Source: an optimization exercise on an open RTL-to-GDS flow (aim: small area, a short achievable clock period and few clock cycles). Production flows keep margins and buffers that such runs may drop.
Function was checked by simulation only, so behaviour that the tests miss may differ from the original.
Power is estimated from default activity; no workload was simulated.

[design.v]
module bits_top(
   pready,
   prdata,
   pslverr,
   imem_ceb,
   imem_web,
   imem_addr,
   smem_ceb,
   smem_web,
   smem_addr,
   smem_wdata,
   clk,
   resetB,
   paddr,
   psel,
   penable,
   pwrite,
   pwdata,
  imem_rdata,
  smem_rdata
);
output       pready;
output[31:0] prdata;
output       pslverr;
output       imem_ceb;
output       imem_web;
output[9:0]  imem_addr;
output       smem_ceb;
output       smem_web;
output[13:0] smem_addr;
output[95:0] smem_wdata;
input        clk;
input        resetB;
input[7:2]   paddr;
input        psel;
input        penable;
input        pwrite;
input[31:0]  pwdata;
input[31:0]  imem_rdata;
input[95:0]  smem_rdata;
wire       start;
wire[15:0] expectedBytes;
wire done_reading_memory;
wire[127:0] instruction_word;
wire[15:0] instruction_valid_bytes;
wire done;
wire[63:0] bits_value;
wire[15:0] version_sum;
wire[15:0] bit_counter;
wire       mem_req_b;
wire       mem_ack_b;
bits_regs bits_regs(
    .pready (pready),
    .prdata (prdata),
    .pslverr(pslverr),
    .expected_bytes(expectedBytes),
    .start(start),
    .clk (clk),
    .resetB (resetB),
    .paddr (paddr[7:2]),
    .psel (psel),
    .penable (penable),
    .pwrite (pwrite),
    .pwdata (pwdata),
    .done (done),
    .bits_value (bits_value),
    .bits_enable (1'b0),
    .version_sum(version_sum),
    .bit_counter(bit_counter)
);
imem_controller imem_controller(
    .imem_ceb (imem_ceb),
    .imem_web (imem_web),
    .imem_addr (imem_addr),
    .done_reading_memory (done_reading_memory),
    .instruction_word (instruction_word),
    .instruction_valid_bytes(instruction_valid_bytes),
    .mem_ack_b (mem_ack_b),
    .clk (clk),
    .resetB (resetB),
    .imem_rdata (imem_rdata),
    .mem_req_b (mem_req_b),
    .expectedBytes (expectedBytes)
);
bits_core bits_core(
    .smem_ceb (smem_ceb),
    .smem_web (smem_web),
    .smem_addr (smem_addr),
    .smem_wdata (smem_wdata),
    .mem_req_b (mem_req_b),
    .done (done),
    .version_sum (version_sum),
    .bits_value (bits_value),
    .bit_counter(bit_counter),
    .clk (clk),
    .resetB (resetB),
    .smem_rdata (smem_rdata),
    .instruction_word (instruction_word),
    .instruction_byte_valid (instruction_valid_bytes),
    .done_reading_memory (done_reading_memory),
    .mem_ack_b (mem_ack_b),
    .start (start),
    .expectedBytes (expectedBytes)
);
endmodule
module bits_core(
    smem_ceb,
    smem_web,
    smem_addr,
    smem_wdata,
    mem_req_b,
    done,
    version_sum,
    bits_value,
    bit_counter,
    clk,
    resetB,
    smem_rdata,
    instruction_word,
    instruction_byte_valid,
    done_reading_memory,
    mem_ack_b,
    start,
    expectedBytes
);
output       smem_ceb;
output       smem_web;
output[13:0] smem_addr;
output[95:0] smem_wdata;
output       mem_req_b;
output       done;
output[15:0] version_sum;
output[63:0] bits_value;
output[15:0] bit_counter;
input        clk;
input        resetB;
input[95:0]  smem_rdata;
input[127:0] instruction_word;
input[15:0]  instruction_byte_valid;
input        done_reading_memory;
input        mem_ack_b;
input        start;
input[15:0]  expectedBytes;
wire[63:0]   number;
wire[6:0]    bitsToShift;
wire[79:0]   encoded_number;
wire         decode_number;
wire[15:0]   validNibbles;
wire [4:0]   instruction_process;
wire mem_req_b;
wire mem_ack_b;
wire[255:0] instruction_cache_word;
wire space_available;
bits_fsm bits_fsm(
   .smem_ceb (smem_ceb),
   .smem_web (smem_web),
   .smem_addr (smem_addr),
   .smem_wdata (smem_wdata),
   .mem_req_b (mem_req_b),
   .done    (done),
   .bits_value (bits_value),
   .version_sum (version_sum),
   .encoded_number (encoded_number),
   .decodeNumber (decode_number),
   .instruction_process (instruction_process),
   .clk (clk),
   .resetB (resetB),
   .instruction_word(instruction_word),
   .instruction_byte_valid(instruction_byte_valid),
   .done_reading_memory(done_reading_memory),
   .start(start),
   .instruction_cache_word(instruction_cache_word),
   .space_available(space_available),
   .mem_ack_b (mem_ack_b),
    .smem_rdata (smem_rdata),
   .decodedNumber(number),
   .validNibbles(validNibbles)
);
bits_instruction_cache bits_instruction_cache(
   .instruction_cache (instruction_cache_word),
   .space_available (space_available),
   .bit_counter (bit_counter),
   .clk (clk),
   .resetB(resetB),
   .mem_req_b (mem_req_b),
   .mem_ack_b (mem_ack_b),
   .instruction_word (instruction_word),
   .valid_bytes (instruction_byte_valid),
   .instruction_process (instruction_process)
);
number_top number_decoder(
     .number          (number),
     .validNibbles    (validNibbles),
     .clk             (clk),
     .resetB          (resetB),
     .enable          (decode_number),
     .numberFromBits  (encoded_number)
);
endmodule
module bits_fsm(
   smem_ceb,
   smem_web,
   smem_addr,
   smem_wdata,
   mem_req_b,
   done,
   bits_value,
   version_sum,
   encoded_number,
   decodeNumber,
   instruction_process,
   clk,
   resetB,
   smem_rdata,
   instruction_word,
   instruction_byte_valid,
   done_reading_memory,
   mem_ack_b,
   instruction_cache_word,
   space_available,
   start,
   decodedNumber,
   validNibbles
);
output       smem_ceb;
output       smem_web;
output[13:0] smem_addr;
output[95:0] smem_wdata;
output       mem_req_b;
output       done;
output[63:0] bits_value;
output[15:0] version_sum;
output[4:0]  instruction_process;
output[79:0] encoded_number;
output       decodeNumber;
input        clk;
input        resetB;
input        start;
input[95:0]  smem_rdata;
input[127:0] instruction_word;
input[15:0]  instruction_byte_valid;
input        done_reading_memory;
input        mem_ack_b;
input[255:0] instruction_cache_word;
input        space_available;
input[63:0]  decodedNumber;
input[15:0]  validNibbles;
reg smem_ceb;
reg smem_web;
reg[13:0] smem_addr;
reg[95:0] smem_wdata;
reg done;
reg[63:0] bits_value;
reg[15:0] version_sum;
reg[79:0] encoded_number;
reg       decodeNumber;
reg smem_ceb_next;
reg smem_web_next;
reg[13:0] smem_addr_next;
reg[95:0] smem_wdata_next;
reg done_next;
reg[63:0] bits_value_next;
reg[15:0] version_sum_next;
reg[79:0] encoded_number_next;
reg       decodeNumber_next;
reg       done_reading_memory_reg;
reg [3:0] state;
reg [3:0] state_next;
reg [4:0] instruction_process;
reg [4:0] instruction_process_next;
reg mem_req_b_next;
reg mem_req_b;
parameter IDLE = 4'h0;
parameter REQ_MEM = 4'h1;
parameter MEM_ACK = 4'h2;
parameter PROCESS_INSTR = 4'h3;
parameter PUSH_TO_STACK = 4'h4;
parameter PUSH_LITERAL_TO_STACK = 4'h8;
parameter PUSH_LTS_UPDATE_ADDR = 4'h9;
parameter PUSH_OP0_TO_STACK = 4'ha;
parameter PUSH_OP1_TO_STACK = 4'hb;
parameter POP_FROM_STACK = 4'h5;
parameter PROCESS_STACK = 4'h6;
parameter DONE = 4'h7;
wire [2:0] version_sum_current;
wire [2:0] packet_type;
wire       literal_packet;
wire       operator_packet_type;
wire       stack_is_empty;
wire[3:0]  validNibbleCount;
reg        operator_packet_type_reg;
reg        operator_packet_type_next;
wire       instruction_cache_empty;
reg [14:0] parent_packet_id;
reg [14:0] this_packet_id;
reg [14:0] parent_packet_id_next;
reg [14:0] this_packet_id_next;
reg        literal_packet_reg;
reg        literal_packet_reg_next;
assign     instruction_cache_empty = instruction_cache_word == 256'h0;
assign version_sum_current = instruction_cache_word[255:253];
assign packet_type = instruction_cache_word[252:250];
assign operator_packet_type = instruction_cache_word[249];
assign literal_packet = (packet_type == 3'b100);
assign stack_is_empty = (smem_addr == 14'h0);
assign validNibbleCount = validNibbles[0] + validNibbles[1] + validNibbles[2] + validNibbles[3] +
    validNibbles[4] + validNibbles[5] + validNibbles[6] + validNibbles[7] + validNibbles[8] + validNibbles[9] +
    validNibbles[10] + validNibbles[11] + validNibbles[12] + validNibbles[13] + validNibbles[14] +
    validNibbles[15] + 4'hf;
always @(*)
  begin
     bits_value_next = bits_value;
     done_next = done;
     state_next = state;
     mem_req_b_next = 1'b1;
     version_sum_next = version_sum;
     encoded_number_next = instruction_cache_word[249:170];
     decodeNumber_next = 1'b0;
     smem_addr_next = smem_addr;
     smem_ceb_next = smem_ceb;
     smem_web_next = smem_web;
     smem_wdata_next = smem_wdata;
     instruction_process_next = 5'h1f;
     this_packet_id_next = this_packet_id;
     parent_packet_id_next = parent_packet_id;
     literal_packet_reg_next = literal_packet_reg;
     operator_packet_type_next = operator_packet_type_reg;
     case(state)
        IDLE:
          begin
            if (start) begin
               mem_req_b_next = 1'b0;
               state_next = REQ_MEM;
            end
          end
        REQ_MEM:
          begin
            if (!mem_ack_b) begin
               mem_req_b_next = 1'b1;
               state_next = MEM_ACK;
            end
            else begin
              mem_req_b_next = 1'b0;
              state_next = REQ_MEM;
            end
          end
        MEM_ACK:
          begin
             if (done_reading_memory_reg || !space_available) begin
                state_next = PROCESS_INSTR;
             end else begin
                state_next = REQ_MEM;
                mem_req_b_next = 1'b0;
             end
          end
        PROCESS_INSTR:
          begin
             version_sum_next = version_sum + version_sum_current;
             if (literal_packet) begin
                literal_packet_reg_next = 1'b1;
                decodeNumber_next = 1'b1;
                state_next = PUSH_TO_STACK;
                instruction_process_next = {1'b0,validNibbleCount};
             end else begin
                literal_packet_reg_next = 1'b0;
                operator_packet_type_next = operator_packet_type;
                instruction_process_next = {1'b1,3'b000,operator_packet_type};
                operator_packet_type_next = operator_packet_type;
                state_next = PUSH_TO_STACK;
             end
          end
        PUSH_TO_STACK:
          begin
            if (literal_packet_reg) begin
              state_next = PUSH_LITERAL_TO_STACK;
            end
            else if (instruction_cache_empty) begin
              state_next = POP_FROM_STACK;
            end else begin
              if (operator_packet_type_reg) begin
                state_next = PUSH_OP1_TO_STACK;
              end else begin
                state_next = PUSH_OP0_TO_STACK;
              end
            end
          end
        PUSH_LITERAL_TO_STACK:
          begin
             state_next = PUSH_LTS_UPDATE_ADDR;
             smem_wdata_next={2'b10,parent_packet_id,this_packet_id,decodedNumber};
             smem_ceb_next = 1'b0;
             smem_web_next = 1'b0;
          end
        PUSH_OP0_TO_STACK:
          begin
             state_next = PUSH_LTS_UPDATE_ADDR;
             smem_wdata_next={2'b00,parent_packet_id,this_packet_id,operator_packet_type_reg,61'b0};
             smem_ceb_next = 1'b0;
             smem_web_next = 1'b0;
          end
        PUSH_OP1_TO_STACK:
          begin
             state_next = PUSH_LTS_UPDATE_ADDR;
             smem_wdata_next={2'b00,parent_packet_id,this_packet_id,operator_packet_type_reg,61'b0};
             smem_ceb_next = 1'b0;
             smem_web_next = 1'b0;
          end
        PUSH_LTS_UPDATE_ADDR:
          begin
            if (instruction_cache_empty) begin
              state_next = POP_FROM_STACK;
            end else if (space_available & ~done_reading_memory_reg) begin
              smem_addr_next = smem_addr + 15'h0001;
              state_next = REQ_MEM;
              mem_req_b_next = 1'b0;
            end else begin
              smem_addr_next = smem_addr + 15'h0001;
              state_next = PROCESS_INSTR;
            end
            smem_ceb_next = 1'b1;
            smem_web_next = 1'b1;
          end
        POP_FROM_STACK:
          begin
          state_next = PROCESS_STACK;
          end
        PROCESS_STACK:
          begin
            state_next = DONE;
          end
        DONE:
          begin
             state_next = DONE;
             done_next = 1'b1;
          end
     endcase
  end
always @(posedge clk or negedge resetB)
  begin
    if (~resetB) begin
       smem_ceb <= 1'b1;
       smem_web <= 1'b1;
       smem_addr <= 14'h0;
       smem_wdata <= 95'h0;
       done <= 1'b0;
       bits_value <= 64'h0;
       version_sum <= 16'h0;
       encoded_number <= 80'h0;
       decodeNumber <= 1'b0;
       state <= IDLE;
       mem_req_b <= 1'b1;
       done_reading_memory_reg <= 1'b0;
       instruction_process <= 5'h1f;
       parent_packet_id <= 15'h0;
       this_packet_id <= 15'h0;
       literal_packet_reg <= 1'b0;
       operator_packet_type_reg <= 1'b0;
    end
    else begin
       smem_ceb <= smem_ceb_next;
       smem_web <= smem_web_next;
       smem_addr <= smem_addr_next;
       smem_wdata <= smem_wdata_next;
       done <= done_next;
       bits_value <= bits_value_next;
       version_sum <= version_sum_next;
       encoded_number <= encoded_number_next;
       decodeNumber <= decodeNumber_next;
       state <= state_next;
       mem_req_b <= mem_req_b_next;
       done_reading_memory_reg <= done_reading_memory || done_reading_memory_reg;
       instruction_process <= instruction_process_next;
       parent_packet_id <= parent_packet_id_next;
       this_packet_id <= this_packet_id_next;
       literal_packet_reg <= literal_packet_reg_next;
       operator_packet_type_reg <= operator_packet_type_next;
    end
  end
endmodule
module bits_regs(
    pready,
    prdata,
    pslverr,
    expected_bytes,
    start,
    clk,
    resetB,
    paddr,
    psel,
    penable,
    pwrite,
    pwdata,
    done,
    bits_value,
    bits_enable,
    version_sum,
    bit_counter
);
output       pready;
output[31:0] prdata;
output       pslverr;
output[15:0] expected_bytes;
output       start;
input        clk;
input        resetB;
input[7:2]   paddr;
input        psel;
input        penable;
input        pwrite;
input[31:0]  pwdata;
input        done;
input[63:0]  bits_value;
input        bits_enable;
input[15:0]  version_sum;
input[15:0]  bit_counter;
reg          start;
reg[15:0]    expected_bytes;
reg          done_latched;
reg[15:0]    version_sum_latched;
reg[63:0]    bits_value_latched;
reg[31:0]    prdata;
wire write_cycle;
wire read_cycle;
wire pready;
wire pslverr;
assign pready = 1'b1;   
assign pslverr = 1'b0;   
assign write_cycle = psel & penable & pwrite;
assign read_cycle = psel & penable & ~pwrite;
always @(*)
  begin
     prdata = 31'h0;
     case(paddr)
        6'h00 :
           begin
             prdata = {23'h0,done,8'h0};
           end
        6'h01 :
           begin
             prdata = {16'h0,expected_bytes};
           end
        6'h02 :
           begin
              prdata = {16'h0,version_sum_latched};
           end
        6'h03 :
           begin
              prdata = {16'h0,bit_counter};
           end
        6'h04 :
           begin
              prdata = bits_value_latched[63:32];
           end
        6'h05 :
           begin
              prdata = bits_value_latched[31:0];
           end
     endcase
  end
always @(posedge clk or negedge resetB)
  begin
     if (~resetB)
       begin
          start <= 1'b0;
          expected_bytes <= 16'h0;
       end
     else
       begin
         if (pwrite & (paddr[7:2] == 6'h00))
           begin
              start <= pwdata[0];
           end
         else if (pwrite & (paddr[7:2] == 6'h01))
           begin
              expected_bytes <= pwdata[15:0];
           end
         else
           begin
             start <= 1'b0;
           end
       end
  end
always @(posedge clk or negedge resetB)
  begin
     if (~resetB)
       begin
          done_latched <= 1'b0;
          version_sum_latched <= 16'h0;
          bits_value_latched <= 64'h0;
       end
     else
       begin
         if (start)
           begin
             done_latched <= 1'b0;
             version_sum_latched <= 16'h0;
             bits_value_latched <= 64'h0;
           end
         else if (done)
           begin
             done_latched <= 1'b1;
             version_sum_latched <= version_sum;
             bits_value_latched <= bits_value;
           end
       end
  end
endmodule
module bits_instruction_cache(
   instruction_cache,
   space_available,
   bit_counter,
   clk,
   resetB,
   mem_req_b,
   mem_ack_b,
   instruction_word,
   valid_bytes,
   instruction_process
);
output [255:0] instruction_cache;
output         space_available;
output [15:0]  bit_counter;
input          clk;
input          resetB;
input          mem_req_b;
input          mem_ack_b;
input[127:0]   instruction_word;
input[15:0]    valid_bytes;
input [4:0]    instruction_process;
reg[255:0]     instruction_cache;
reg[255:0]     instruction_cache_next;
reg [2:0]      state;
reg [2:0]      state_next;
reg [8:0]      instruction_size;
reg [8:0]      instruction_size_next;
reg [15:0]     bit_counter;
reg [15:0]     bit_counter_next;
wire           space_available;
parameter IDLE = 3'b000;
assign         space_available = (instruction_size <= 8'h80);
reg[4:0] instruction_size_read;
wire [7:0]   insert_at = instruction_size[8:7] != 2'b00 ? 8'd128 : {1'b0, instruction_size[6:0]};
wire [255:0] insert_mask = ~({256{1'b1}} >> insert_at);
wire [255:0] insert_word = {instruction_word, 128'h0} >> insert_at;
always @(*)
  begin
     instruction_size_read = valid_bytes[15] + valid_bytes[14] + valid_bytes[13] + valid_bytes[12] +
        valid_bytes[11] + valid_bytes[10] + valid_bytes[9] + valid_bytes[8] + valid_bytes[7] +
        valid_bytes[6] + valid_bytes[5] + valid_bytes[4] + valid_bytes[3] + valid_bytes[2] +
        valid_bytes[1] + valid_bytes[0];
  end
always @(*)
  begin
     instruction_cache_next = instruction_cache;
     instruction_size_next = instruction_size;
     bit_counter_next = bit_counter;
     if (instruction_process < 5'h12) begin
        case (instruction_process)
           5'h00 :
             begin
               instruction_cache_next = {instruction_cache[244:0],11'h0};
               instruction_size_next = instruction_size - 8'h0b;
               bit_counter_next = bit_counter + 16'h000b;
             end
           5'h01 :
             begin
               instruction_cache_next = {instruction_cache[239:0],16'h0};
               instruction_size_next = instruction_size - 8'h10;
               bit_counter_next = bit_counter + 16'h0010;
             end
           5'h02 :
             begin
               instruction_cache_next = {instruction_cache[234:0],21'h0};
               instruction_size_next = instruction_size - 8'h15;
               bit_counter_next = bit_counter + 16'h0015;
             end
           5'h03 :
             begin
               instruction_cache_next = {instruction_cache[229:0],26'h0};
               instruction_size_next = instruction_size - 8'h1a;
               bit_counter_next = bit_counter + 16'h001a;
             end
           5'h04 :
             begin
               instruction_cache_next = {instruction_cache[224:0],31'h0};
               instruction_size_next = instruction_size - 8'h1f;
               bit_counter_next = bit_counter + 16'h001f;
             end
           5'h05 :
             begin
               instruction_cache_next = {instruction_cache[219:0],36'h0};
               instruction_size_next = instruction_size - 8'h24;
               bit_counter_next = bit_counter + 16'h0024;
             end
           5'h06 :
             begin
               instruction_cache_next = {instruction_cache[214:0],41'h0};
               instruction_size_next = instruction_size - 8'h29;
               bit_counter_next = bit_counter + 16'h0029;
             end
           5'h07 :
             begin
               instruction_cache_next = {instruction_cache[209:0],46'h0};
               instruction_size_next = instruction_size - 8'h2e;
               bit_counter_next = bit_counter + 16'h002e;
             end
           5'h08 :
             begin
               instruction_cache_next = {instruction_cache[204:0],51'h0};
               instruction_size_next = instruction_size - 8'h33;
               bit_counter_next = bit_counter + 16'h0033;
             end
           5'h09 :
             begin
               instruction_cache_next = {instruction_cache[199:0],56'h0};
               instruction_size_next = instruction_size - 8'h38;
               bit_counter_next = bit_counter + 16'h0038;
             end
           5'h0a :
             begin
               instruction_cache_next = {instruction_cache[194:0],61'h0};
               instruction_size_next = instruction_size - 8'h3d;
               bit_counter_next = bit_counter + 16'h003d;
             end
           5'h0b :
             begin
               instruction_cache_next = {instruction_cache[189:0],66'h0};
               instruction_size_next = instruction_size - 8'h42;
               bit_counter_next = bit_counter + 16'h0042;
             end
           5'h0c :
             begin
               instruction_cache_next = {instruction_cache[184:0],71'h0};
               instruction_size_next = instruction_size - 8'h47;
               bit_counter_next = bit_counter + 16'h0047;
             end
           5'h0d :
             begin
               instruction_cache_next = {instruction_cache[179:0],76'h0};
               instruction_size_next = instruction_size - 8'h4c;
               bit_counter_next = bit_counter + 16'h004c;
             end
           5'h0e :
             begin
               instruction_cache_next = {instruction_cache[174:0],81'h0};
               instruction_size_next = instruction_size - 8'h51;
               bit_counter_next = bit_counter + 16'h0051;
             end
           5'h0f :
             begin
               instruction_cache_next = {instruction_cache[169:0],86'h0};
               instruction_size_next = instruction_size - 8'h56;
               bit_counter_next = bit_counter + 16'h0056;
             end
           5'h10 :
             begin
               instruction_cache_next = {instruction_cache[233:0],22'h0};
               instruction_size_next = instruction_size - 8'h16;
               bit_counter_next = bit_counter + 16'h0016;
             end
           5'h11 :
             begin
               instruction_cache_next = {instruction_cache[237:0],18'h0};
               instruction_size_next = instruction_size - 8'h12;
               bit_counter_next = bit_counter + 16'h0012;
             end
        endcase
     end
     else if (!mem_req_b & !mem_ack_b) begin
        instruction_cache_next = (instruction_cache & insert_mask) | insert_word;
        instruction_size_next = instruction_size + {instruction_size_read[4:0],3'b000};
     end
  end
always @(posedge clk or negedge resetB)
  begin
    if (~resetB) begin
       instruction_cache <= 256'h0;
       state <= IDLE;
       instruction_size <= 9'h000;
       bit_counter <= 16'h0;
    end
    else begin
       instruction_cache <= instruction_cache_next;
       state <= state_next;
       instruction_size <= instruction_size_next;
       bit_counter <= bit_counter_next;
    end
  end
endmodule
module imem_controller(
    imem_ceb,
    imem_web,
    imem_addr,
    done_reading_memory,
    instruction_word,
    instruction_valid_bytes,
    mem_ack_b,
    clk,
    resetB,
    imem_rdata,
    mem_req_b,
    expectedBytes
);
output        imem_ceb;
output        imem_web;
output[9:0]   imem_addr;
output        done_reading_memory;
output[127:0] instruction_word;
output[15:0]  instruction_valid_bytes;
output        mem_ack_b;
input         clk;
input         resetB;
input[31:0]   imem_rdata;
input         mem_req_b;
input[15:0]   expectedBytes;
reg[127:0]   instruction_word;
reg[15:0]    instruction_valid_bytes;
reg[16:0]    byteCounter;
reg[3:0]     state;
reg[127:0]   instruction_word_next;
reg[3:0]     state_next;
reg[16:0]    byteCounter_next;
reg          imem_ceb;
reg          imem_web;
reg[9:0]     imem_addr;
reg          imem_ceb_next;
reg          imem_web_next;
reg[9:0]     imem_addr_next;
reg          mem_ack_b;
reg          mem_ack_b_next;
reg          done_reading_memory;
reg          done_reading_memory_next;
reg[15:0]    instruction_valid_bytes_next;
parameter IDLE       = 4'b0000;
parameter READ_WAIT  = 4'b0001;
parameter READ_INST0 = 4'b0010;
parameter READ_INST1 = 4'b0011;
parameter READ_INST2 = 4'b0100;
parameter READ_INST3 = 4'b0101;
parameter FINISH_RD  = 4'b0110;
parameter DONE     = 4'b1111;
always @(*)
begin
  state_next = state;
  imem_ceb_next = 1'b1;
  imem_web_next = 1'b1;
  imem_addr_next = imem_addr;
  byteCounter_next = byteCounter;
  instruction_word_next = instruction_word;
  done_reading_memory_next = 1'b0;
  mem_ack_b_next = 1'b1;
  instruction_valid_bytes_next = instruction_valid_bytes;
  case (state)
     IDLE:
       begin
          if (~mem_req_b) begin
             state_next = READ_WAIT;
             imem_ceb_next = 1'b0;
             imem_web_next = 1'b1;
             imem_addr_next = imem_addr;
          end
       end
     READ_WAIT:
       begin
          state_next = READ_INST0;
          if (byteCounter < expectedBytes) begin
             state_next = READ_INST0;
             imem_ceb_next = 1'b0;
             imem_web_next = 1'b1;
             imem_addr_next = imem_addr + 10'h1;
             byteCounter_next = byteCounter + 16'h0004;
          end
       end
     READ_INST0:
       begin
          if (byteCounter < expectedBytes) begin
             state_next = READ_INST1;
             imem_ceb_next = 1'b0;
             imem_web_next = 1'b1;
             imem_addr_next = imem_addr + 10'h1;
             byteCounter_next = byteCounter + 16'h0004;
          end
          else begin
             state_next = DONE;
             done_reading_memory_next = 1'b1;
             mem_ack_b_next = 1'b0;
          end
          instruction_word_next[127:96] = imem_rdata;
          instruction_valid_bytes_next[15:12] = 4'hf;
       end
     READ_INST1:
       begin
          if (byteCounter < expectedBytes) begin
             state_next = READ_INST2;
             imem_ceb_next = 1'b0;
             imem_web_next = 1'b1;
             imem_addr_next = imem_addr + 10'h1;
             byteCounter_next = byteCounter + 16'h0004;
          end
          else begin
             state_next = DONE;
             done_reading_memory_next = 1'b1;
             mem_ack_b_next = 1'b0;
          end
          instruction_word_next[95:64] = imem_rdata;
          instruction_valid_bytes_next[11:8] = 4'hf;
       end
     READ_INST2:
       begin
          if (byteCounter < expectedBytes) begin
             state_next = READ_INST3;
             imem_ceb_next = 1'b1;
             imem_web_next = 1'b1;
             imem_addr_next = imem_addr + 10'h1;
             byteCounter_next = byteCounter + 16'h0004;
          end
          else begin
             state_next = DONE;
             done_reading_memory_next = 1'b1;
             mem_ack_b_next = 1'b0;
          end
          instruction_word_next[63:32] = imem_rdata;
          instruction_valid_bytes_next[7:4] = 4'hf;
       end
     READ_INST3:
       begin
          if (byteCounter < expectedBytes) begin
             state_next = FINISH_RD;
             mem_ack_b_next = 1'b0;
          end
          else begin
             state_next = DONE;
             done_reading_memory_next = 1'b1;
             mem_ack_b_next = 1'b0;
          end
          instruction_word_next[31:0] = imem_rdata;
          instruction_valid_bytes_next[3:0] = 4'hf;
       end
     FINISH_RD:
       begin
          if (byteCounter < expectedBytes) begin
             state_next = READ_INST1;
             imem_ceb_next = 1'b1;
             imem_web_next = 1'b1;
             state_next = IDLE;
          end
          else begin
             state_next = DONE;
             done_reading_memory_next = 1'b1;
             mem_ack_b_next = 1'b0;
          end
       end
     endcase
end
always @(posedge clk or negedge resetB)
begin
  if (~resetB)
    begin
       state <= IDLE;
       byteCounter <= 16'h0;
       imem_ceb <= 1'b1;
       imem_web <= 1'b1;
       imem_addr <= 10'h0;
       instruction_word <= 128'h0;
       done_reading_memory <= 1'b0;
       instruction_valid_bytes <= 16'h0;
    end
    else begin
       state <= state_next;
       byteCounter <= byteCounter_next;
       imem_ceb <= imem_ceb_next;
       imem_web <= imem_web_next;
       imem_addr <= imem_addr_next;
       instruction_word <= instruction_word_next;
       done_reading_memory <= done_reading_memory_next;
       mem_ack_b <= mem_ack_b_next;
       instruction_valid_bytes <= instruction_valid_bytes_next;
    end
end
endmodule
module number_top(
     number,
     validNibbles,
     clk,
     resetB,
     enable,
     numberFromBits
);
output [63:0] number;
output [15:0] validNibbles;
input clk;
input resetB;
input enable;
input [79:0] numberFromBits;
wire[15:0] nibbleChain;
wire[63:0] data;
wire[6:0] bitsToShift;
assign validNibbles = {nibbleChain[14:0],1'b1};
number_brian number_brian(
   .number (number),
   .bitsToShift(bitsToShift),
   .clk (clk),
   .resetB (resetB),
   .enable (enable),
   .validNibbles ({nibbleChain,1'b1}),
   .inputNumber (data)
);
number_decoder number_decoder_nibble15(
    .next_nibble_valid (nibbleChain[0]),
    .nibble(data[63:60]),
    .code(numberFromBits[79:75]),
    .this_nibble_valid(1'b1)
);
number_decoder number_decoder_nibble14(
    .next_nibble_valid (nibbleChain[1]),
    .nibble(data[59:56]),
    .code(numberFromBits[74:70]),
    .this_nibble_valid(nibbleChain[0])
);
number_decoder number_decoder_nibble13(
    .next_nibble_valid (nibbleChain[2]),
    .nibble(data[55:52]),
    .code(numberFromBits[69:65]),
    .this_nibble_valid(nibbleChain[1])
);
number_decoder number_decoder_nibble12(
    .next_nibble_valid (nibbleChain[3]),
    .nibble(data[51:48]),
    .code(numberFromBits[64:60]),
    .this_nibble_valid(nibbleChain[2])
);
number_decoder number_decoder_nibble11(
    .next_nibble_valid (nibbleChain[4]),
    .nibble(data[47:44]),
    .code(numberFromBits[59:55]),
    .this_nibble_valid(nibbleChain[3])
);
number_decoder number_decoder_nibble10(
    .next_nibble_valid (nibbleChain[5]),
    .nibble(data[43:40]),
    .code(numberFromBits[54:50]),
    .this_nibble_valid(nibbleChain[4])
);
number_decoder number_decoder_nibble09(
    .next_nibble_valid (nibbleChain[6]),
    .nibble(data[39:36]),
    .code(numberFromBits[49:45]),
    .this_nibble_valid(nibbleChain[5])
);
number_decoder number_decoder_nibble08(
    .next_nibble_valid (nibbleChain[7]),
    .nibble(data[35:32]),
    .code(numberFromBits[44:40]),
    .this_nibble_valid(nibbleChain[6])
);
number_decoder number_decoder_nibble07(
    .next_nibble_valid (nibbleChain[8]),
    .nibble(data[31:28]),
    .code(numberFromBits[39:35]),
    .this_nibble_valid(nibbleChain[7])
);
number_decoder number_decoder_nibble06(
    .next_nibble_valid (nibbleChain[9]),
    .nibble(data[27:24]),
    .code(numberFromBits[34:30]),
    .this_nibble_valid(nibbleChain[8])
);
number_decoder number_decoder_nibble05(
    .next_nibble_valid (nibbleChain[10]),
    .nibble(data[23:20]),
    .code(numberFromBits[29:25]),
    .this_nibble_valid(nibbleChain[9])
);
number_decoder number_decoder_nibble04(
    .next_nibble_valid (nibbleChain[11]),
    .nibble(data[19:16]),
    .code(numberFromBits[24:20]),
    .this_nibble_valid(nibbleChain[10])
);
number_decoder number_decoder_nibble3(
    .next_nibble_valid (nibbleChain[12]),
    .nibble(data[15:12]),
    .code(numberFromBits[19:15]),
    .this_nibble_valid(nibbleChain[11])
);
number_decoder number_decoder_nibble02(
    .next_nibble_valid (nibbleChain[13]),
    .nibble(data[11:8]),
    .code(numberFromBits[14:10]),
    .this_nibble_valid(nibbleChain[12])
);
number_decoder number_decoder_nibble01(
    .next_nibble_valid (nibbleChain[14]),
    .nibble(data[7:4]),
    .code(numberFromBits[9:5]),
    .this_nibble_valid(nibbleChain[13])
);
number_decoder number_decoder_nibble00(
    .next_nibble_valid (nibbleChain[15]),
    .nibble(data[3:0]),
    .code(numberFromBits[4:0]),
    .this_nibble_valid(nibbleChain[14])
);
endmodule
module number_brian(
   number,
   bitsToShift,
   clk,
   resetB,
   enable,
   validNibbles,
   inputNumber
);
output [63:0] number;
output [6:0] bitsToShift;
input clk;
input resetB;
input enable;
input [16:0] validNibbles;
input [63:0] inputNumber;
wire [63:0] oneNibbleEnabled;
wire [63:0] twoNibblesEnabled;
wire [63:0] threeNibblesEnabled;
wire [63:0] fourNibblesEnabled;
wire [63:0] fiveNibblesEnabled;
wire [63:0] sixNibblesEnabled;
wire [63:0] sevenNibblesEnabled;
wire [63:0] eightNibblesEnabled;
wire [63:0] nineNibblesEnabled;
wire [63:0] tenNibblesEnabled;
wire [63:0] elevenNibblesEnabled;
wire [63:0] twelveNibblesEnabled;
wire [63:0] thirteenNibblesEnabled;
wire [63:0] fourteenNibblesEnabled;
wire [63:0] fifteenNibblesEnabled;
wire [63:0] sixteenNibblesEnabled;
reg [63:0] dataNext;
reg[63:0] number;
reg [6:0] bitsToShift;
reg [6:0] bitsToShiftNext;
assign oneNibbleEnabled = {60'h0,inputNumber[63:60]};
assign twoNibblesEnabled = {56'h0,inputNumber[63:56]};
assign threeNibblesEnabled = {52'h0,inputNumber[63:52]};
assign fourNibblesEnabled = {48'h0,inputNumber[63:48]};
assign fiveNibblesEnabled = {44'h0,inputNumber[63:44]};
assign sixNibblesEnabled = {40'h0,inputNumber[63:40]};
assign sevenNibblesEnabled = {36'h0,inputNumber[63:36]};
assign eightNibblesEnabled = {32'h0,inputNumber[63:32]};
assign nineNibblesEnabled = {28'h0,inputNumber[63:28]};
assign tenNibblesEnabled = {24'h0,inputNumber[63:24]};
assign elevenNibblesEnabled = {20'h0,inputNumber[63:20]};
assign twelveNibblesEnabled = {16'h0,inputNumber[63:16]};
assign thirteenNibblesEnabled = {12'h0,inputNumber[63:12]};
assign fourteenNibblesEnabled = {8'h0,inputNumber[63:8]};
assign fifteenNibblesEnabled = {4'h0,inputNumber[63:4]};
assign sixteenNibblesEnabled = inputNumber[63:0];
always @(*)
   begin
       dataNext = oneNibbleEnabled;
       bitsToShiftNext = 7'h5;
       if (validNibbles[15]) begin
          dataNext = sixteenNibblesEnabled;
          bitsToShiftNext = 7'h50;
       end
       else if (validNibbles[14]) begin
          dataNext = fifteenNibblesEnabled;
          bitsToShiftNext = 7'h4b;
       end
       else if (validNibbles[13]) begin
          dataNext = fourteenNibblesEnabled;
          bitsToShiftNext = 7'h46;
       end
       else if (validNibbles[12]) begin
          dataNext = thirteenNibblesEnabled;
          bitsToShiftNext = 7'h41;
       end
       else if (validNibbles[11]) begin
          dataNext = twelveNibblesEnabled;
          bitsToShiftNext = 7'h3c;
       end
       else if (validNibbles[10]) begin
          dataNext = elevenNibblesEnabled;
          bitsToShiftNext = 7'h37;
       end
       else if (validNibbles[9]) begin
          dataNext = tenNibblesEnabled;
          bitsToShiftNext = 7'h32;
       end
       else if (validNibbles[8]) begin
          dataNext = nineNibblesEnabled;
          bitsToShiftNext = 7'h2D;
       end
       else if (validNibbles[7]) begin
          dataNext = eightNibblesEnabled;
          bitsToShiftNext = 7'h28;
       end
       else if (validNibbles[6]) begin
          dataNext = sevenNibblesEnabled;
          bitsToShiftNext = 7'h23;
       end
       else if (validNibbles[5]) begin
          dataNext = sixNibblesEnabled;
          bitsToShiftNext = 7'h1E;
       end
       else if (validNibbles[4]) begin
          dataNext = fiveNibblesEnabled;
          bitsToShiftNext = 7'h19;
       end
       else if (validNibbles[3]) begin
          dataNext = fourNibblesEnabled;
          bitsToShiftNext = 7'h14;
       end
       else if (validNibbles[2]) begin
          dataNext = threeNibblesEnabled;
          bitsToShiftNext = 7'h0F;
       end
       else if (validNibbles[1]) begin
          dataNext = twoNibblesEnabled;
          bitsToShiftNext = 7'h0A;
       end
       else if (validNibbles[0]) begin
          dataNext = oneNibbleEnabled;
          bitsToShiftNext = 7'h05;
       end
   end
always @(posedge clk or negedge resetB)
  begin
     if (~resetB) begin
         number <= 64'h0;
         bitsToShift <= 7'h0;
     end
     else begin
        if (enable) begin
           number <= dataNext;
           bitsToShift <= bitsToShiftNext;
        end
     end
  end
endmodule
module number_decoder(
   next_nibble_valid,
   nibble,
   code,
   this_nibble_valid
);
output next_nibble_valid;
output[3:0] nibble;
input[4:0] code;
input this_nibble_valid;
assign next_nibble_valid = code[4] & this_nibble_valid;
assign nibble = code[3:0] & {4{this_nibble_valid}};
endmodule
[run.sh]
#!/bin/bash
# synth_recipe.tcl (not shown) runs the flow's synth.tcl, then flattens the netlist and writes it again
# the make line also repeats each setting of config.mk as NAME=value (left out here)
make -C /OpenROAD-flow-scripts/flow DESIGN_CONFIG=/design/flow/config.mk WORK_HOME=/design/flow/orfs CLKGATE_MAP_FILE= SYNTH_SCRIPT=/design/flow/synth_recipe.tcl finish
[config.mk]
export PLATFORM = sky130hd
export DESIGN_NAME = bits_top
export DESIGN_NICKNAME = bits_top
export VERILOG_FILES = /design/flow/design.v
export SDC_FILE = /design/flow/constraint.sdc
export NUM_CORES = 4
export LEC_CHECK = 0
export CAP_MARGIN = 20
export CORE_MARGIN = 2
export CORE_UTILIZATION = 20
export GPL_ROUTABILITY_DRIVEN = 1
export PLACE_DENSITY = 0.25
export SLEW_MARGIN = 20
[constraint.sdc]
create_clock -name core_clock -period 10.0 [get_ports {clk}]
set_input_delay 2.0000 -clock core_clock [delete_from_list [all_inputs] [get_ports {clk}]]
set_output_delay 2.0000 -clock core_clock [all_outputs]
set_load 0.01 [all_outputs]
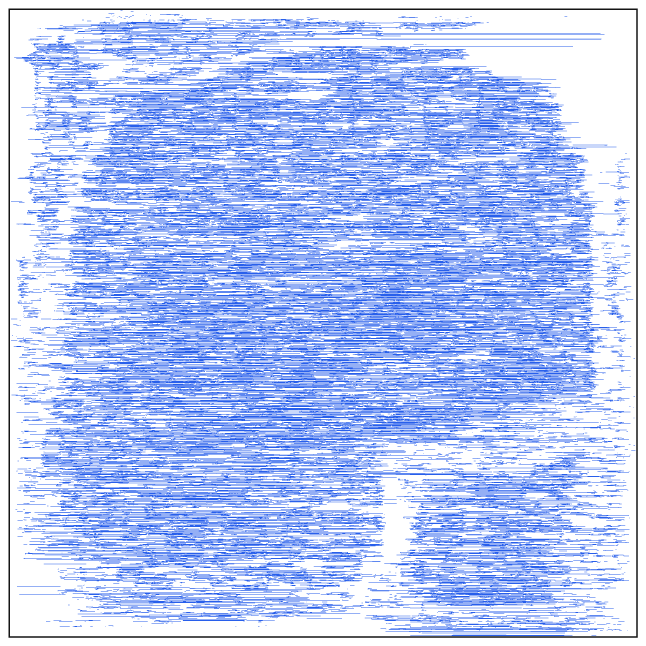
(met1 routing)
(1 px per um)
The wires run mostly horizontal. 9064 nets have wire on it. The longest straight run is 224 um. The layer carries 307 mm of wire. The layer holds 41% of the routed length.
final WL: 748000 um
Vias: 100k
grt met1 use: 47.7%

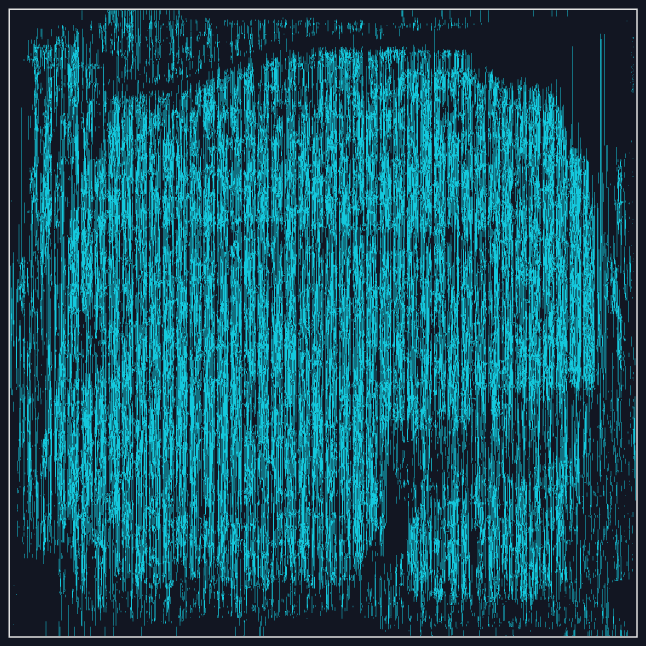
(signal wires on met2)
(1 px per um)
The wires run mostly vertical. The layer holds 43% of the routed length. The longest straight run is 277 um. The layer carries 320 mm of wire. 7637 nets have wire on it.

==> summary.txt <==
* Outcome: timing/DRC/antenna clean
* Min-delay src: imem_controller.done_reading_memory$_DFF_PN0_
* Area grow syn2layout at 15.1%
* Share of the synthesized area in the top cell type at about a quarter
* Worst Hold Path EP: bits_core.bits_fsm.done_reading_memory_reg$_DFF_PN0_
* First-pass GRT wire length at about 980000 um
* Critical path capture point type: output pin
* Final setup fails at 0
* Clk latency of the worst-skew pair at 0.95 ns
* Hold Crit Depth at 1
* Leak at 31.4 nW
* Slew Limit Fails at 0
* DR WL/cell at roughly 50 um
* Final hold vios at 0
* Synthesis warning total at 5
* GRT Overall Usage at 36.6%
* Max reg flops at about 260
* Number of flops mapped to enable cells by yosys at 1
* VDD IR-drop max at roughly 0.16 mV
* Post-layout util at a little under a quarter
* Routability cong. at around 1
* Synthesis-stage register bit count at 732
* Pwr dens at 229 nW/um2
* Leading area contributor after synthesis: dfrtp_1
* Mapped Area at 77400 um2
* Biggest register: bits_core.bits_instruction_cache.instruction_cache
* Critical Path RT at 8.00 ns
* Fin Hold WS at around 0.43 ns
* CTS max path bufs at 4
* Initial DRT Pass Iterations at 14
* Post-DRT Antenna Nets at 0
* Share of layout cells above drive strength 1 at 13.6%
* Worst setup path category: input port to output pin
* Busiest grt layer: met2
* Io pins at roughly 330
* Hold WC Path Type: flip-flop to flip-flop
* Clk sinks at roughly 730
* Initial core utilization at about 20%
* Post-DP HPWL at between 500000 and 600000 um
* Main synth FF type: dfrtp_1
* Core footprint at roughly 390000 um2
* Period Utilization, post-route at slightly below 70%
* Root Buffer Master: clkbuf_16
* PortBufs at roughly 160
* Reg-to-Reg End: bits_core.bits_fsm.instruction_process[1]$_DFF_PN1_
* Worst Path Arrival at a little under 5 ns
* Final worst slack at about 3.1 ns
* Largest net degree at the start of global routing at ~120
* Worst R2R Setup Slack at roughly 4.0 ns
* Drt first-iter violations at about 17k
* # hold bufs at CTS at 0
* Vias per cell at 6.69
* Setup TNS at 0 ns
* Vias in the first global route at 93.4k
* Seq/Total Area, Yosys at 23.7%
* Reg2reg start: bits_core.bits_fsm.encoded_number[64]$_DFF_PN0_
* Worst Tran Pin Value at between 1 and 1.5 ns
* Num CTS Buffers at 111
* Worst rel slew slack at about 12%
* Met2 global-route usage at 55.2%
* Initial antenna violation count at 90
* CTS tree: built
* Area contributors post-synth: dfrtp_1, a22oi_1, clkbuf_1
* Max-cap violations at 0
* Residual DRC count at 0
* Worst slack at placement at roughly 3 ns
* Die H at 626 um
* H-tree levels at 3
* Post-CTS Setup Inserts at 0
* Critical path launch point type: input port
* Row count at 228
* Final Net Count at between 9k and 10k
* Die W at roughly 630 um
* Biggest regs: bits_core.bits_instruction_cache.instruction_cache (255), imem_controller.instruction_word (128), bits_core.bits_fsm.encoded_number (79)
* Worst-path fanout max at 18
* Synth cell types at between 100 and 150
* Synthesized area per cell at around 7.6 um2
* Post_cts resized at 0
* Grt total ovfl at 0
* Synth Instances at around 10k
* Reg clk slew, reported paths at roughly 0.06 ns
* FMAX at ~140 MHz
* R2R depth at 16
* Crit path time final at ~7 ns
* Clk_skew at between 0.07 and 0.08 ns
* Die area at between 300000 and 400000 um2
* RSZ-0062 raised after global routing: false
* Post-synth ARST share at about 100%
Testbench counts, summed over its fixed seeds: cycles 50,576.
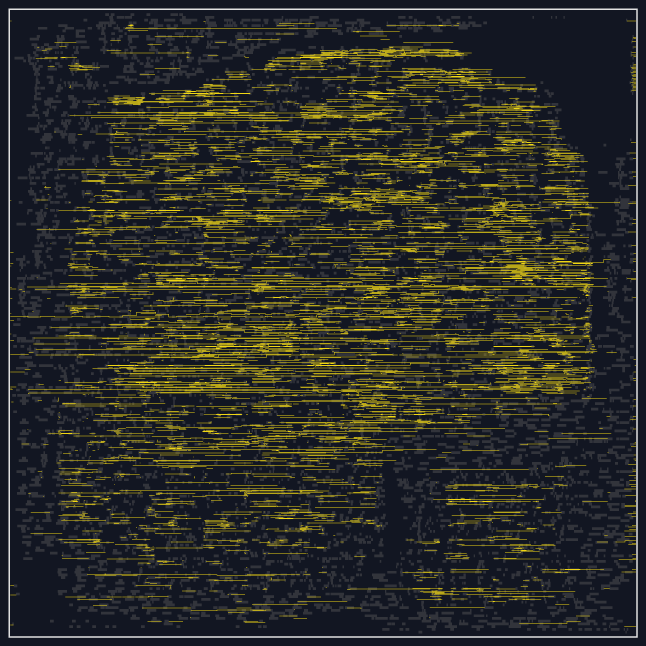
(M3 wires)
(1 px per um) Cells faint in the background.
The longest straight run is 421 um. The layer holds 9.2% of the routed length. The wires run mostly horizontal. 1646 nets have wire on it.
Global Route met3 Usage: 8.14%

per-stage QoR:
step           total power [W]  cells  instance area, um2
6_report                0.0204  15000               89100
4_1_cts                 0.0200  14900               89000
2_1_floorplan          0.00858  10300               77600
5_1_grt                 0.0204  14900               89100
3_3_place_gp            0.0155  14700               85000
3_5_place_dp            0.0155  14700               85200
metal layers:
metal / wire (um) / part of all wire, % / vias up
li1: - / - / 38900
met1: 307000 / 41 / 52200
met2: 320000 / 43 / 7372
met3: 68500 / 9.2 / 1579
met4: 52900 / 7.1 / 32
met5: 188 / 0.025 / -
area by class of cell:
class	instances	area (um2)
timing repair buffer	805	6940
fill	42500	296000
tap	5175	6470
sequential	732	18400
clock buffer	152	3200
antenna	40	100
inverter	118	453
multi-input combinational	7888	53000
clock inverter	49	603
cell usage after synthesis, types with 30 or more instances:
library cell and n:
a22oi_1 1413, clkbuf_1 1006, nand2_1 768, dfrtp_1 723, a21oi_1 697, nor2_1 631, o21ai_0 551, nand4_1 324
nand3_1 293, buf_2 241, mux2_2 228, buf_1 218, a22o_1 203, a221oi_1 187, o22ai_1 167, mux2i_1 162
nor3_1 157, o211ai_1 147, a222oi_1 138, a31oi_1 127, a211oi_1 114, inv_1 103, o221ai_1 103, nor4_1 94
nor4b_1 82, and3_1 78, and2_1 68, xnor2_1 66, ha_1 65, buf_4 64, o21a_1 64, nor2b_1 61
a21o_1 56, nand2b_1 53, o31ai_1 47, or3_1 34, a211o_1 33, o32ai_1 33, or2_2 33, a32oi_1 30
power breakdown:
part / internal (W) / switching, W / leakage, nW
Clock: 0.00251 / 0.00187 / 1.87
Sequential: 0.00362 / 0.00135 / 9.63
Combinational: 0.00235 / 0.00872 / 19.9
cells in the final DEF (no fill, tap or decap), types with 37 or more instances in the layout:
cell             Yosys  layout
xnor2_1             66      66
mux2_2             228     228
o21ai_0            551     543
a221oi_1           187     183
diode_2              0      40
inv_1              103     100
and2_1              68      57
mux2i_1            162     160
o22ai_1            167     167
clkdlybuf4s50_1      0     163
buf_4               64     600
nand4_1            324     324
nor4b_1             82      80
a31oi_1            127     127
nand2_1            768     763
nor3_1             157     150
dfrtp_1            723     712
nor2_1             631     612
a22oi_1           1413    1413
a222oi_1           138     138
a21oi_1            697     692
a22o_1             203     203
clkbuf_16            0     113
nor4_1              94      88
ha_1                65      65
o21a_1              64      64
nor2b_1             61      60
o31ai_1             47      47
and3_1              78      75
nand2b_1            53      53
o221ai_1           103     103
a21o_1              56      56
a211oi_1           114     107
conb_1               2      50
nand3_1            293     293
o211ai_1           147     147
buf_12               0      37
how the worst max path moves through the flow:
stage                   from          to  slack, ns  depth (start not counted)
detailed placement  paddr[2]  prdata[12]       3.07                          5
finish              paddr[2]   prdata[3]       3.07                          5
CTS                 paddr[2]  prdata[12]       3.07                          5
global route        paddr[2]  prdata[12]       2.87                          5
global placement    paddr[2]   prdata[0]       3.01                          5
floorplan           paddr[2]   prdata[0]       4.74                          5
worst max-delay path: stages:
cell	delay, ns
clkdlybuf4s50_1	1.04
nor2b_1	0.94
a22oi_1	0.21
nor2_1	0.15
clkdlybuf4s50_1	0.58
logic make-up after synthesis:
group / synth area share, %
adders and majority gates: 1.49
buffers and inverters: 8.80
other: 0.00970
and+or+nand+nor: 17.7
muxes: 6.04
xor gates and xnor gates: 1.05
DFF: 23.7
AOI/OAI and AO/OA: 41.2

## re-timing with driven ports
Ports are ideal in the flow. The routed layout listed here was re-timed in OpenROAD. Step 1 sets driving cells, clkbuf_16 on the clock port and buf_2 on the other inputs (assumed; they add their load-dependent delay and slew). Step 2 moves the port delays by t, midway between the first and last clock arrival at a register: inputs arrive t later, outputs are due t later. That takes back most of the time a late clock gives input paths. Three values: ideal ports, drivers, drivers and shift; two values: the first two.
shift t [ns]: 1.029
setup WS [ns]: 3.070 / 3.044 / 3.044
slew at the worst register clock pin (ns): 0.09 / 0.09
After both steps this run still meets setup and hold. The setup slack of this run moves by -0.026 ns with the drivers and by -0.026 ns with both steps.
